Source: an optimization exercise on an open RTL-to-GDS flow (aim: small area and a short achievable clock period). Production flows keep margins and buffers that such runs may drop. Only simulation tests tie the RTL to the original design; equivalence was not proved. The series may have gaps, and a smaller design here may also do less where the tests do not look.

==> flow/design.v, too long to show whole: its modules and the start of the top module <==
// module fir_gen: 2399 lines
// module fir_fa: 4 lines
// module fir_cpa: 214 lines
// module fir_xor2: 3 lines
// module fir_and2: 3 lines
// module fir_ha: 4 lines
module fir_gen (
  input clk, input reset, input Load_x,
  input signed [8:0] x_in, input signed [8:0] c_in,
  output signed [10:0] y_out);
  // ...
==> flow/run.sh <==
#!/bin/bash
# synth_recipe.tcl (not shown) runs the flow's synth.tcl, then flattens the netlist and writes it again
# the make line also repeats each setting of config.mk as NAME=value (left out here)
make -C /OpenROAD-flow-scripts/flow DESIGN_CONFIG=/design/flow/config.mk WORK_HOME=/design/flow/orfs CLKGATE_MAP_FILE= SYNTH_SCRIPT=/design/flow/synth_recipe.tcl finish
==> flow/config.mk <==
export PLATFORM = sky130hd
export DESIGN_NAME = fir_gen
export DESIGN_NICKNAME = fir_gen
export VERILOG_FILES = /design/flow/design.v
export SDC_FILE = /design/flow/constraint.sdc
export NUM_CORES = 4
export LEC_CHECK = 0
export CAP_MARGIN = 20
export CORE_MARGIN = 2
export CORE_UTILIZATION = 68
export SETUP_SLACK_MARGIN = 3.45
export SLEW_MARGIN = 20
export SYNTH_HIERARCHICAL = 1
export SYNTH_MINIMUM_KEEP_SIZE = 0
export TNS_END_PERCENT = 5
==> flow/constraint.sdc <==
create_clock -name core_clock -period 6.0 [get_ports {clk}]
set_input_delay 1.2000 -clock core_clock [delete_from_list [all_inputs] [get_ports {clk}]]
set_output_delay 1.2000 -clock core_clock [all_outputs]
set_load 0.01 [all_outputs]
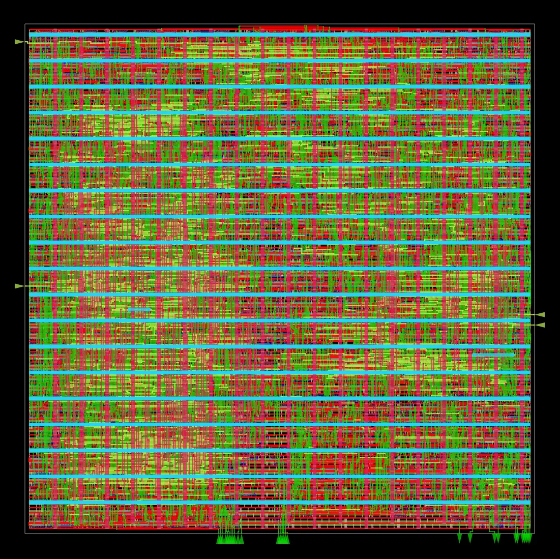
Fig. 1. Finished layout with every layer on (run 1).
FP Rows: 96
IO Pins: 32

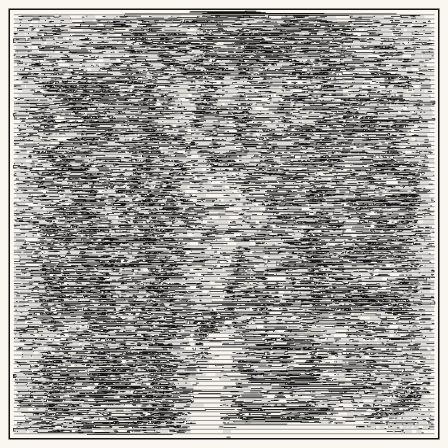
Fig. 2. Met1 routing (run 1).
Supply wires on this layer in gray.
longest straight run = 169 um
main direction = horizontal
nets with wire on the layer = 4218
vias: 34.0k
GRT met1 Usage: 0.502
routed wire length: 145000 um

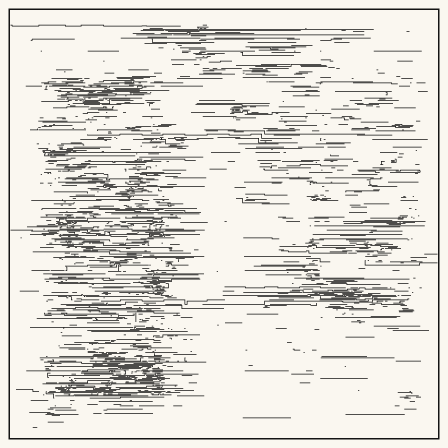
Fig. 3. M3 wires (run 1).
main direction = horizontal
wire length on this layer = 15900 um
longest straight run = 109 um
share of all routed wire = 11%
nets with wire on the layer = 601
met3 GRT Util: 0.101

==> run_results.csv, run 1 <==
group,metric,value,unit
run_status,outcome,"no timing/DRC/antenna violations",
timing,finalSetupViolCount,0,
clock_tree,cts_made_buffers,83,
worst_setup_path,critPathSlowestCell,"dfrtp_1",
global_routing,grt_pass1_vias,34900,
timing,tns,0,ps
synth,synth_edf_count,0,
layout,drive_gt1_frac,0.277,
worst_setup_path,required,6520,ps
floorplanning,initial_core_util,0.686,
clock_tree,postCtsSetupBuffers,106,
timing,slew_viol_final,0,
hold_path,whs_path_depth,1,
routing,viasPerCell,7.05,
worst_setup_path,cpLargestDelayFamily,"adder cells",
clock_tree,worstSkewPairLatency,650,ps
routing,dr.pass1.iters,10,
worst_setup_path,path_max_fanout,14,
global_routing,grtUsageTotal,0.395,
layout,finalNetCount,4533,
synth,ys_seq_area_frac,0.350,
synth,synth_warnings,11,
worst_setup_path,crit_buf_inv,1,
clock_tree,cts_tree,"done",
timing,period_share,0.475,
clock_tree,clk_pin_slew_worst_paths,60,ps
layout,largest_reg_flops,180,
hold_path,hold_class,"register to register",
routing,detail-route-antenna-nets,0,
run 1: routing by layer:
metal  up-vias  share of wire  global-route usage
li1      13700              -                   -
met5         -        0.00021                   0
met2      2449           0.46               0.614
met3       845           0.11               0.101
met1     17000           0.36               0.502
met4         4          0.078               0.233
run 1: cell families after synthesis:
group / synth area share
AO/OA/AOI/OAI: 0.171
XOR/XNOR: 0.109
adder cells (fa/ha/maj): 0.261
buffers and inverters: 0.0474
flip-flops: 0.350
multiplexers: 0.0408
AND/OR/NAND/NOR: 0.0208
run 1: Yosys cell counts (all sizes together) (2+ instances only):
master,number,area (um^2)
o22ai,142,888
and2,20,125
a21o,11,82.6
xnor2,453,3970
o21ai,131,659
a31oi,4,31.3
o21bai,2,15.0
nor3,7,35.0
and4b,2,20.0
xor2,129,1130
ha,99,1240
a222oi,42,420
fa,551,11000
inv,123,462
nor2b,5,31.3
a21oi,45,236
a22oi,53,398
a22o,152,1330
nor3b,2,15.0
o41a,2,22.5
o211ai,3,22.5
mux2,169,1900
o221ai,21,184
dfxtp,539,10800
o41ai,21,184
clkinv,31,116
buf,171,862
nor4b,2,17.5
nand2,97,364
nor2,76,285
dfrtp,225,5630
a221oi,296,3480
clkbuf,209,786
nand2b,8,50.1
run 1: per-stage QoR:
step / hold WS, ps / utilization / instance area [um^2] / setup slack (ps) / instances
finish: 425 / 0.794 / 54400 / 3150 / 4816
global route: 438 / 0.794 / 54400 / 3110 / 4814
CTS: 427 / 0.770 / 52700 / 3300 / 4716
detailed placement: 418 / 0.689 / 47200 / 1630 / 4440
global placement: 408 / 0.689 / 47200 / 1620 / 4440
floorplan: 326 / - / 46900 / 1860 / 3856
run 1: layout make-up:
cell class / instances / area [um^2]
timing repair inverter: 2 / 17.5
sequential: 764 / 16700
clock inverter: 42 / 536
antenna: 2 / 5.00
clock buffer: 113 / 2360
inverter: 154 / 708
fill: 3916 / 14100
timing repair buffer: 299 / 3370
tap: 882 / 1100
multi-input combinational: 2558 / 29600
run 1: cells in the final DEF (no fill, tap or decap), types with 68 or more instances in the layout:
cell type    n
dfxtp_1    497
a22o_1     152
inv_1      103
nor2_1      68
dfrtp_2     81
xor2_1     116
clkbuf_16   90
fa_1       516
dfrtp_1    135
xnor2_1    429
mux2_2     169
nand2_1     97
o22ai_1    135
a221oi_2   167
ha_1        92
a221oi_1   115
o21ai_0    123
buf_4      190
Fig. 4: run 1, wiring by layer
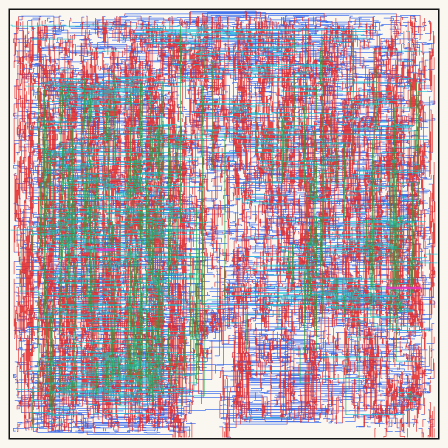

## Run 2: what changed since run 1
--- a/flow/config.mk
+++ b/flow/config.mk
@@ -7,9 +7,8 @@
 export LEC_CHECK = 0
 export CAP_MARGIN = 20
 export CORE_MARGIN = 2
-export CORE_UTILIZATION = 68
-export SETUP_SLACK_MARGIN = 3.45
+export CORE_UTILIZATION = 70
+export SETUP_SLACK_MARGIN = 3.1
 export SLEW_MARGIN = 20
 export SYNTH_HIERARCHICAL = 1
 export SYNTH_MINIMUM_KEEP_SIZE = 0
-export TNS_END_PERCENT = 5
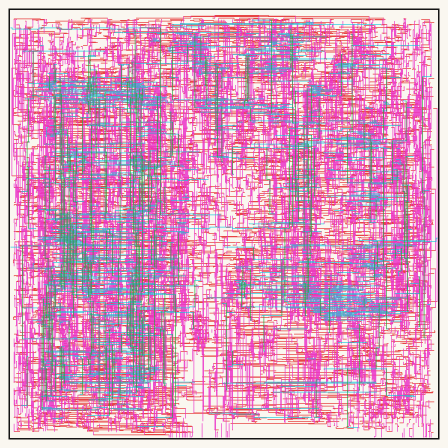
Fig. 5. Wiring by layer (run 2).
magenta -> met2  # wire length 61.4 mm
green -> met4  # wire length 7460 um
cyan -> met3  # wire length 12300 um
red -> met1  # wire length 48.7 mm

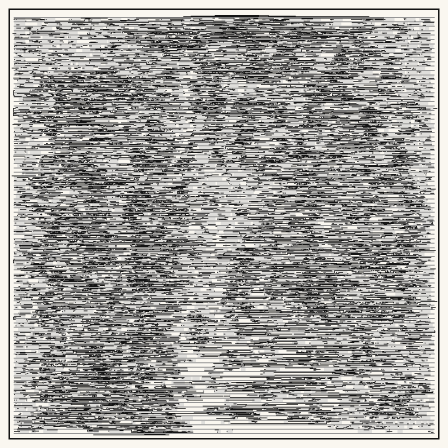
Fig. 6. Met1 routing (run 2).
Supply wires on this layer in gray.
wire length on this layer = 48.7 mm
longest straight run = 114 um
main direction = horizontal
nets with wire on the layer = 4067
share of all routed wire = 38%

==> run 2 against run 1 <==
Effect of this change: clock skew rose by 13 ps; worst setup slack lost 160 ps; still clean on timing, DRC and antenna; die area shrank 2.8%; clock-buffer cell count is 8 higher; design area down 5.3%; critical endpoint is now a8_0[7]$_DFF_P_.
==> run_results.csv, run 2 <==
group,metric,value,unit
run_status,outcome,"no timing/DRC/antenna violations",
hold_path,hold_class,"register to register",
synth,ys.flop_type,"dfxtp_1",
synth,synth_largest_area_cell,"fa_1",
synth,netlist_top_cells_count,"551 x fa_1, 539 x dfxtp_1, 453 x xnor2_1, 225 x dfrtp_1, 208 x clkbuf_1",
layout,drive_gt1_frac,0.196,
timing,hold_viol,0,
synth,synth.most_common_cell,"fa_1",
timing,tns,0,ps
layout,finalNonFillerCells,4626,
timing,finalSetupViolCount,0,
placed_design,io_buffers,31,
floorplanning,initial_core_util,0.710,
timing,worst_pin_slew,1070,ps
timing,period_share,0.502,
placed_design,dp_cells,4422,
worst_setup_path,required,6510,ps
clock_tree,clockBufferDepth,3,
placed_design,place_area,0.0472,mm^2
global_routing,grt_pass1_vias,34000,
synth,synth_warnings,11,
global_routing,grt_max_degree,165,
synth,synth_edf_count,0,
timing,slew_headroom,0.287,
placed_design,dp_hpwl,80200,um
clock_tree,worstSkewPairLatency,650,ps
layout,finalNetCount,4366,
global_routing,grtUsageTotal,0.373,
clock_tree,cts_tree,"done",
clock_tree,clk_pin_slew_worst_paths,60,ps
clock_tree,cts-root-buf,"clkbuf_16",
hold_path,whs_path_depth,1,
routing,detail-route-antenna-nets,0,
placed_design,pre_cts_ws,1710,ps
layout,final_common_cell,"fa_1",
floorplanning,io_pins,32,
floorplanning,row_count,94,
routing,vias,32300,
routing,drt-initial-drc-count,3726,
worst_setup_path,path_max_fanout,16,
layout,most-common-layout-cells,"532 x fa_1, 514 x dfxtp_1, 438 x xnor2_1, 189 x dfrtp_1, 169 x mux2_2",
floorplanning,dieArea,0.0691,mm^2
clock_tree,cts_made_buffers,81,
timing,worst_slack,2990,ps
layout,largest_reg_flops,180,
timing,min_period,3010,ps
routing,drt-total-wl,130000,um
routing,dr.pass1.iters,9,
routing,viasPerCell,6.98,
timing,slew_viol_final,0,
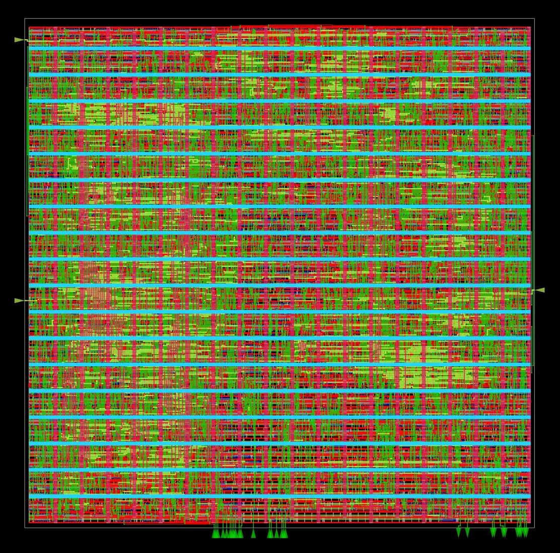
Fig. 7. Finished layout with every layer on (run 2).
Post-Route Utilization: 0.779
post-route design area: 0.0515 mm^2
Die Y: 263 um

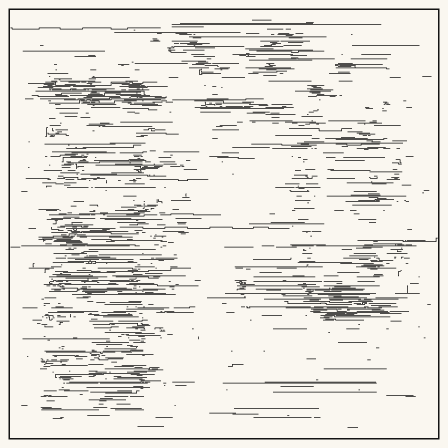
Fig. 8. M3 wires (run 2).
longest straight run = 128 um
share of all routed wire = 9.5%
nets with wire on the layer = 488

run 2: area by class of cell:
| cell class | count | area, um^2 |
|---|---|---|
| diodes | 2 | 5.00 |
| clock buffers | 121 | 2440 |
| clock inverters | 27 | 218 |
| fillers | 4009 | 14600 |
| inverters | 154 | 642 |
| multi-input cells | 2558 | 29000 |
| flip-flops and latches | 764 | 16500 |
| well taps | 864 | 1080 |
| repair buffers | 136 | 1580 |
run 2: cell families (layout without fill, tap and decap cells):
group / Yosys count / count (layout) / synth area share
AND/OR/NAND/NOR: 224 / 224 / 0.0208
multiplexers: 170 / 170 / 0.0408
AO/OA/AOI/OAI: 932 / 932 / 0.171
buffers and inverters: 534 / 438 / 0.0474
adder cells (fa/ha/maj): 650 / 650 / 0.261
other: 0 / 2 / 0
XOR/XNOR: 582 / 582 / 0.109
flip-flops: 764 / 764 / 0.350
run 2: per-layer routing:
layer  global-route usage  wire length (um)
met3               0.0755             12300
met5                    0                 0
met2                0.601             61400
met4                0.185              7460
met1                0.487             48700
run 2: worst max-delay path: stages, from the launching register on:
cell,delay (ps)
dfxtp_2,490
buf_6,310
o22ai_1,200
a221oi_4,330
xnor2_2,210
fa_2,510
fa_1,400
fa_1,440
run 2: per-stage QoR:
| stage | hold slack (ps) | utilization |
|---|---|---|
| finish | 429 | 0.779 |
| global route | 443 | 0.779 |
| CTS | 433 | 0.763 |
| detailed placement | 421 | 0.714 |
| global placement | 414 | 0.714 |
| floorplan | 326 | - |
run 2: repair_timing:
item                                    4_1_cts  5_1_grt
pin swaps                                     3       20
gates resized for setup                     152      127
cloned                                        2        5
setup buffers                                 6       41
endpoints found under the setup margin      298      113
Fig. 9: run 2, register map, names as in the netlist
The bar under the picture is 100 um long. Other sequential cells in the stronger gray, the rest of the logic in the fainter gray.
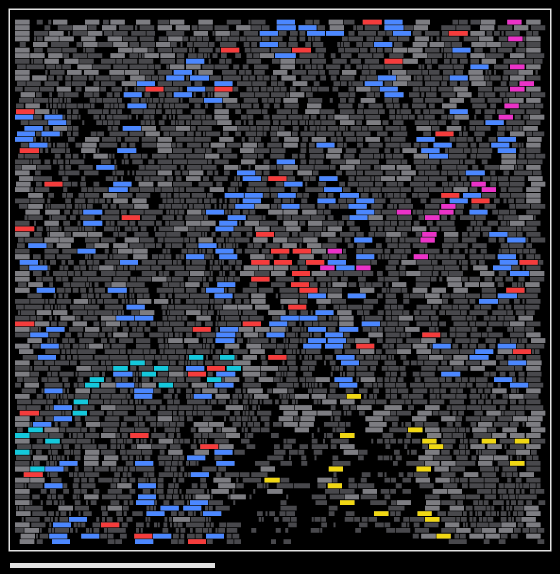

==> run 3: too many edits to list; what changed since run 2 <==
flow/design.v: 2627 -> 2670 lines; modules unchanged: 5
  fir_gen: edited, 2399 -> 2442 lines
--- a/flow/config.mk
+++ b/flow/config.mk
@@ -8,6 +8,6 @@
 export CAP_MARGIN = 20
 export CORE_MARGIN = 2
-export CORE_UTILIZATION = 70
-export SETUP_SLACK_MARGIN = 3.1
+export CORE_UTILIZATION = 68
+export SETUP_SLACK_MARGIN = 3.0
 export SLEW_MARGIN = 20
 export SYNTH_HIERARCHICAL = 1
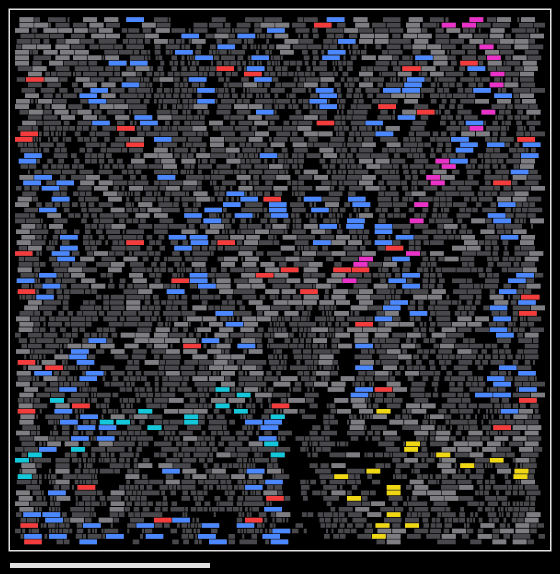
Fig. 10. Register map, names as in the netlist (run 3).
The bar under the picture is 100 um long. Other sequential cells in the stronger gray, the rest of the logic in the fainter gray.
blue -> cm  # sequential cells 180, where widely spread
magenta -> a4_0  # sequential cells 19
cyan -> a13_0  # sequential cells 18
yellow -> q1  # sequential cells 17
red -> cs  # sequential cells 45, where widely spread
not colored = 535
Sequential Area: 0.0175 mm^2
Post-Route Utilization: 0.745

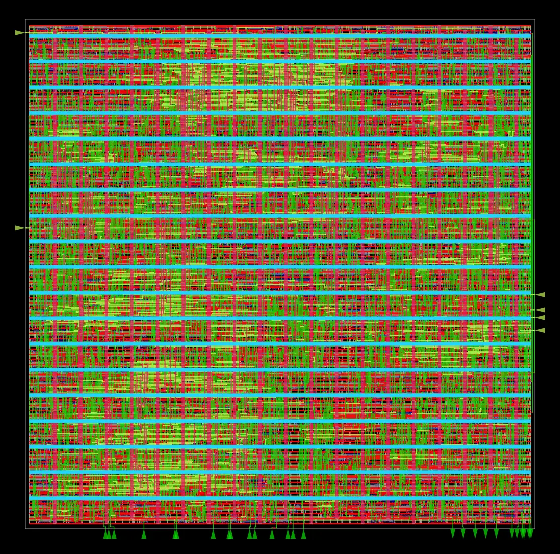
Fig. 11. Finished layout with every layer on (run 3).
post-route design area: 0.0522 mm^2
die area: 0.0729 mm^2
Die Y: 270 um
Layout Cells excl Fill: 4923

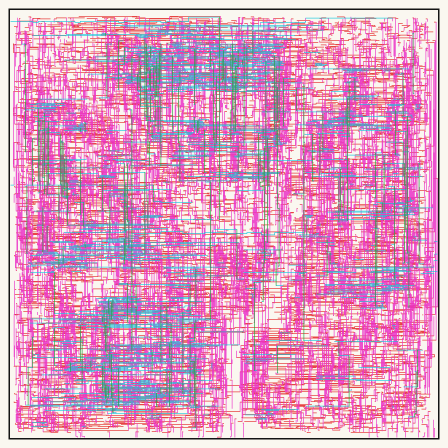
Fig. 12. Wiring by layer (run 3).
cyan -> met3  # wire length 13300 um
red -> met1  # wire length 49.9 mm
green -> met4  # wire length 5440 um
magenta -> met2  # wire length 62.6 mm

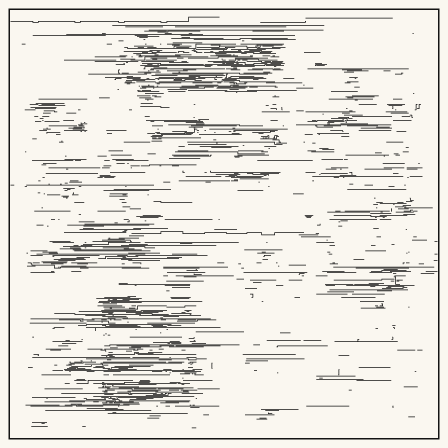
Fig. 13. M3 wires (run 3).
share of all routed wire = 10%
longest straight run = 133 um
nets with wire on the layer = 468
wire length on this layer = 13300 um
vias: 33.4k
met3 GRT Util: 0.0801

==> run 3 against run 2 <==
Effect of this change: still clean; core utilization fell by 3.4 points; critical path depth decreased by 2; sequential share of layout area increased by 1.4 points; synthesized cell count is 6.5% higher; routed wire length grew 1.0%; highest routed layer unchanged.
==> run_results.csv, run 3 <==
group,metric,value,unit
clock_tree,clockBufferDepth,3,
synth,synth_warnings,11,
layout,finalNetCount,4596,
routing,dr.pass1.iters,9,
global_routing,grtUsageTotal,0.365,
floorplanning,initial_core_util,0.687,
worst_setup_path,path_max_fanout,14,
routing,drt-initial-drc-count,4121,
clock_tree,cts_tree,"done",
timing,hold_viol,0,
synth,ys.flop_type,"dfxtp_1",
clock_tree,worstSkewPairLatency,640,ps
timing,period_share,0.504,
timing,finalSetupViolCount,0,
timing,min_period,3020,ps
synth,synth.most_common_cell,"dfxtp_1",
synth,synth_largest_area_cell,"dfxtp_1",
routing,drt-total-wl,131000,um
clock_tree,clk_pin_slew_worst_paths,60,ps
clock_tree,cts-root-buf,"clkbuf_16",
layout,largest_reg_flops,180,
timing,worst_pin_slew,952,ps
clock_tree,cts_made_buffers,87,
placed_design,place_area,0.0485,mm^2
floorplanning,io_pins,32,
floorplanning,row_count,97,
timing,tns,0,ps
hold_path,whs_path_depth,1,
global_routing,grt_max_degree,144,
layout,most-common-layout-cells,"563 x dfxtp_1, 541 x fa_1, 519 x xnor2_1, 308 x a221oi_1, 223 x dfrtp_1",
run_status,outcome,"no timing/DRC/antenna violations",
routing,detail-route-antenna-nets,0,
worst_setup_path,required,6510,ps
layout,drive_gt1_frac,0.118,
run 3: kinds of logic after synthesis:
logic type / after synthesis / share of synthesized area
buffers and inverters: 565 / 0.0462
DFF: 814 / 0.362
and+or+nand+nor: 286 / 0.0258
adders and majority gates: 666 / 0.259
AOI/OAI and AO/OA: 1007 / 0.159
xor gates and xnor gates: 621 / 0.113
muxes: 148 / 0.0346
run 3: critical path, stage by stage (launching register included):
cell and delay [ps]:
dfxtp_4 550, clkinvlp_2 660, a221oi_1 530, xnor2_1 140, fa_1 510, fa_1 500
run 3: cell type report:
class | count | area (um^2)
Timing Repair Buffer | 90 | 788
Multi-Input combinational cell | 2728 | 28700
Sequential cell | 814 | 17500
Antenna cell | 1 | 2.50
Inverter | 183 | 749
Tap cell | 940 | 1180
Timing Repair inverter | 5 | 32.5
Fill cell | 4703 | 17900
Clock buffer | 131 | 2760
Clock inverter | 31 | 477
run 3: metal layers:
| layer | global-route usage | part of all wire |
|---|---|---|
| met3 | 0.0801 | 0.10 |
| met1 | 0.488 | 0.38 |
| met4 | 0.140 | 0.041 |
| met5 | 0 | 0 |
| met2 | 0.587 | 0.48 |
run 3: per-stage QoR:
step | hold slack, ps | cells
detailed placement | 416 | 4737
CTS | 424 | 4913
global placement | 409 | 4737
floorplan | 329 | 4107
global route | 450 | 4922
finish | 421 | 4923
run 3: timing repair:
action | CTS | global route
endpoints found under the setup margin | 216 | 83
gates cloned | 4 | 1
buffers inserted | 10 | 8
pin swaps | 1 | 5
resized for setup | 81 | 54

[re-timing with driven ports]
Ports are ideal in the flow. The routed layouts listed here were re-timed in OpenROAD.
Step 1 (the two cells are an assumption about what drives the block):
set clk [get_ports {clk}]
set_driving_cell -lib_cell sky130_fd_sc_hd__clkbuf_16 $clk
set_driving_cell -lib_cell sky130_fd_sc_hd__buf_2 [delete_from_list [all_inputs] $clk]
Step 2, shift: input delay + t, output delay - t, t = (earliest + latest rising clock arrival at the registers) / 2. This alone moves slack from input paths to output paths.
Three values: ideal, step 1, step 2; two values: the first two.
| run | t (ns) | setup WS [ns] | slew at the worst register clock pin (ns) | worst slew at a driven data input, ns |
|---|---|---|---|---|
| run 1 | 0.703 | 3.147 / 3.147 / 2.565 | 0.07 / 0.07 | 0.15 |
| run 2 | 0.692 | 2.989 / 2.989 / 2.405 | 0.07 / 0.07 | 0.09 |
| run 3 | 0.703 | 2.976 / 2.976 / 2.336 | 0.07 / 0.07 | 0.09 |
After both steps setup and hold are still met in every run listed. For run 3, which loses most, drivers alone change the setup slack by 0.000 ns; drivers and shift together by -0.640 ns.
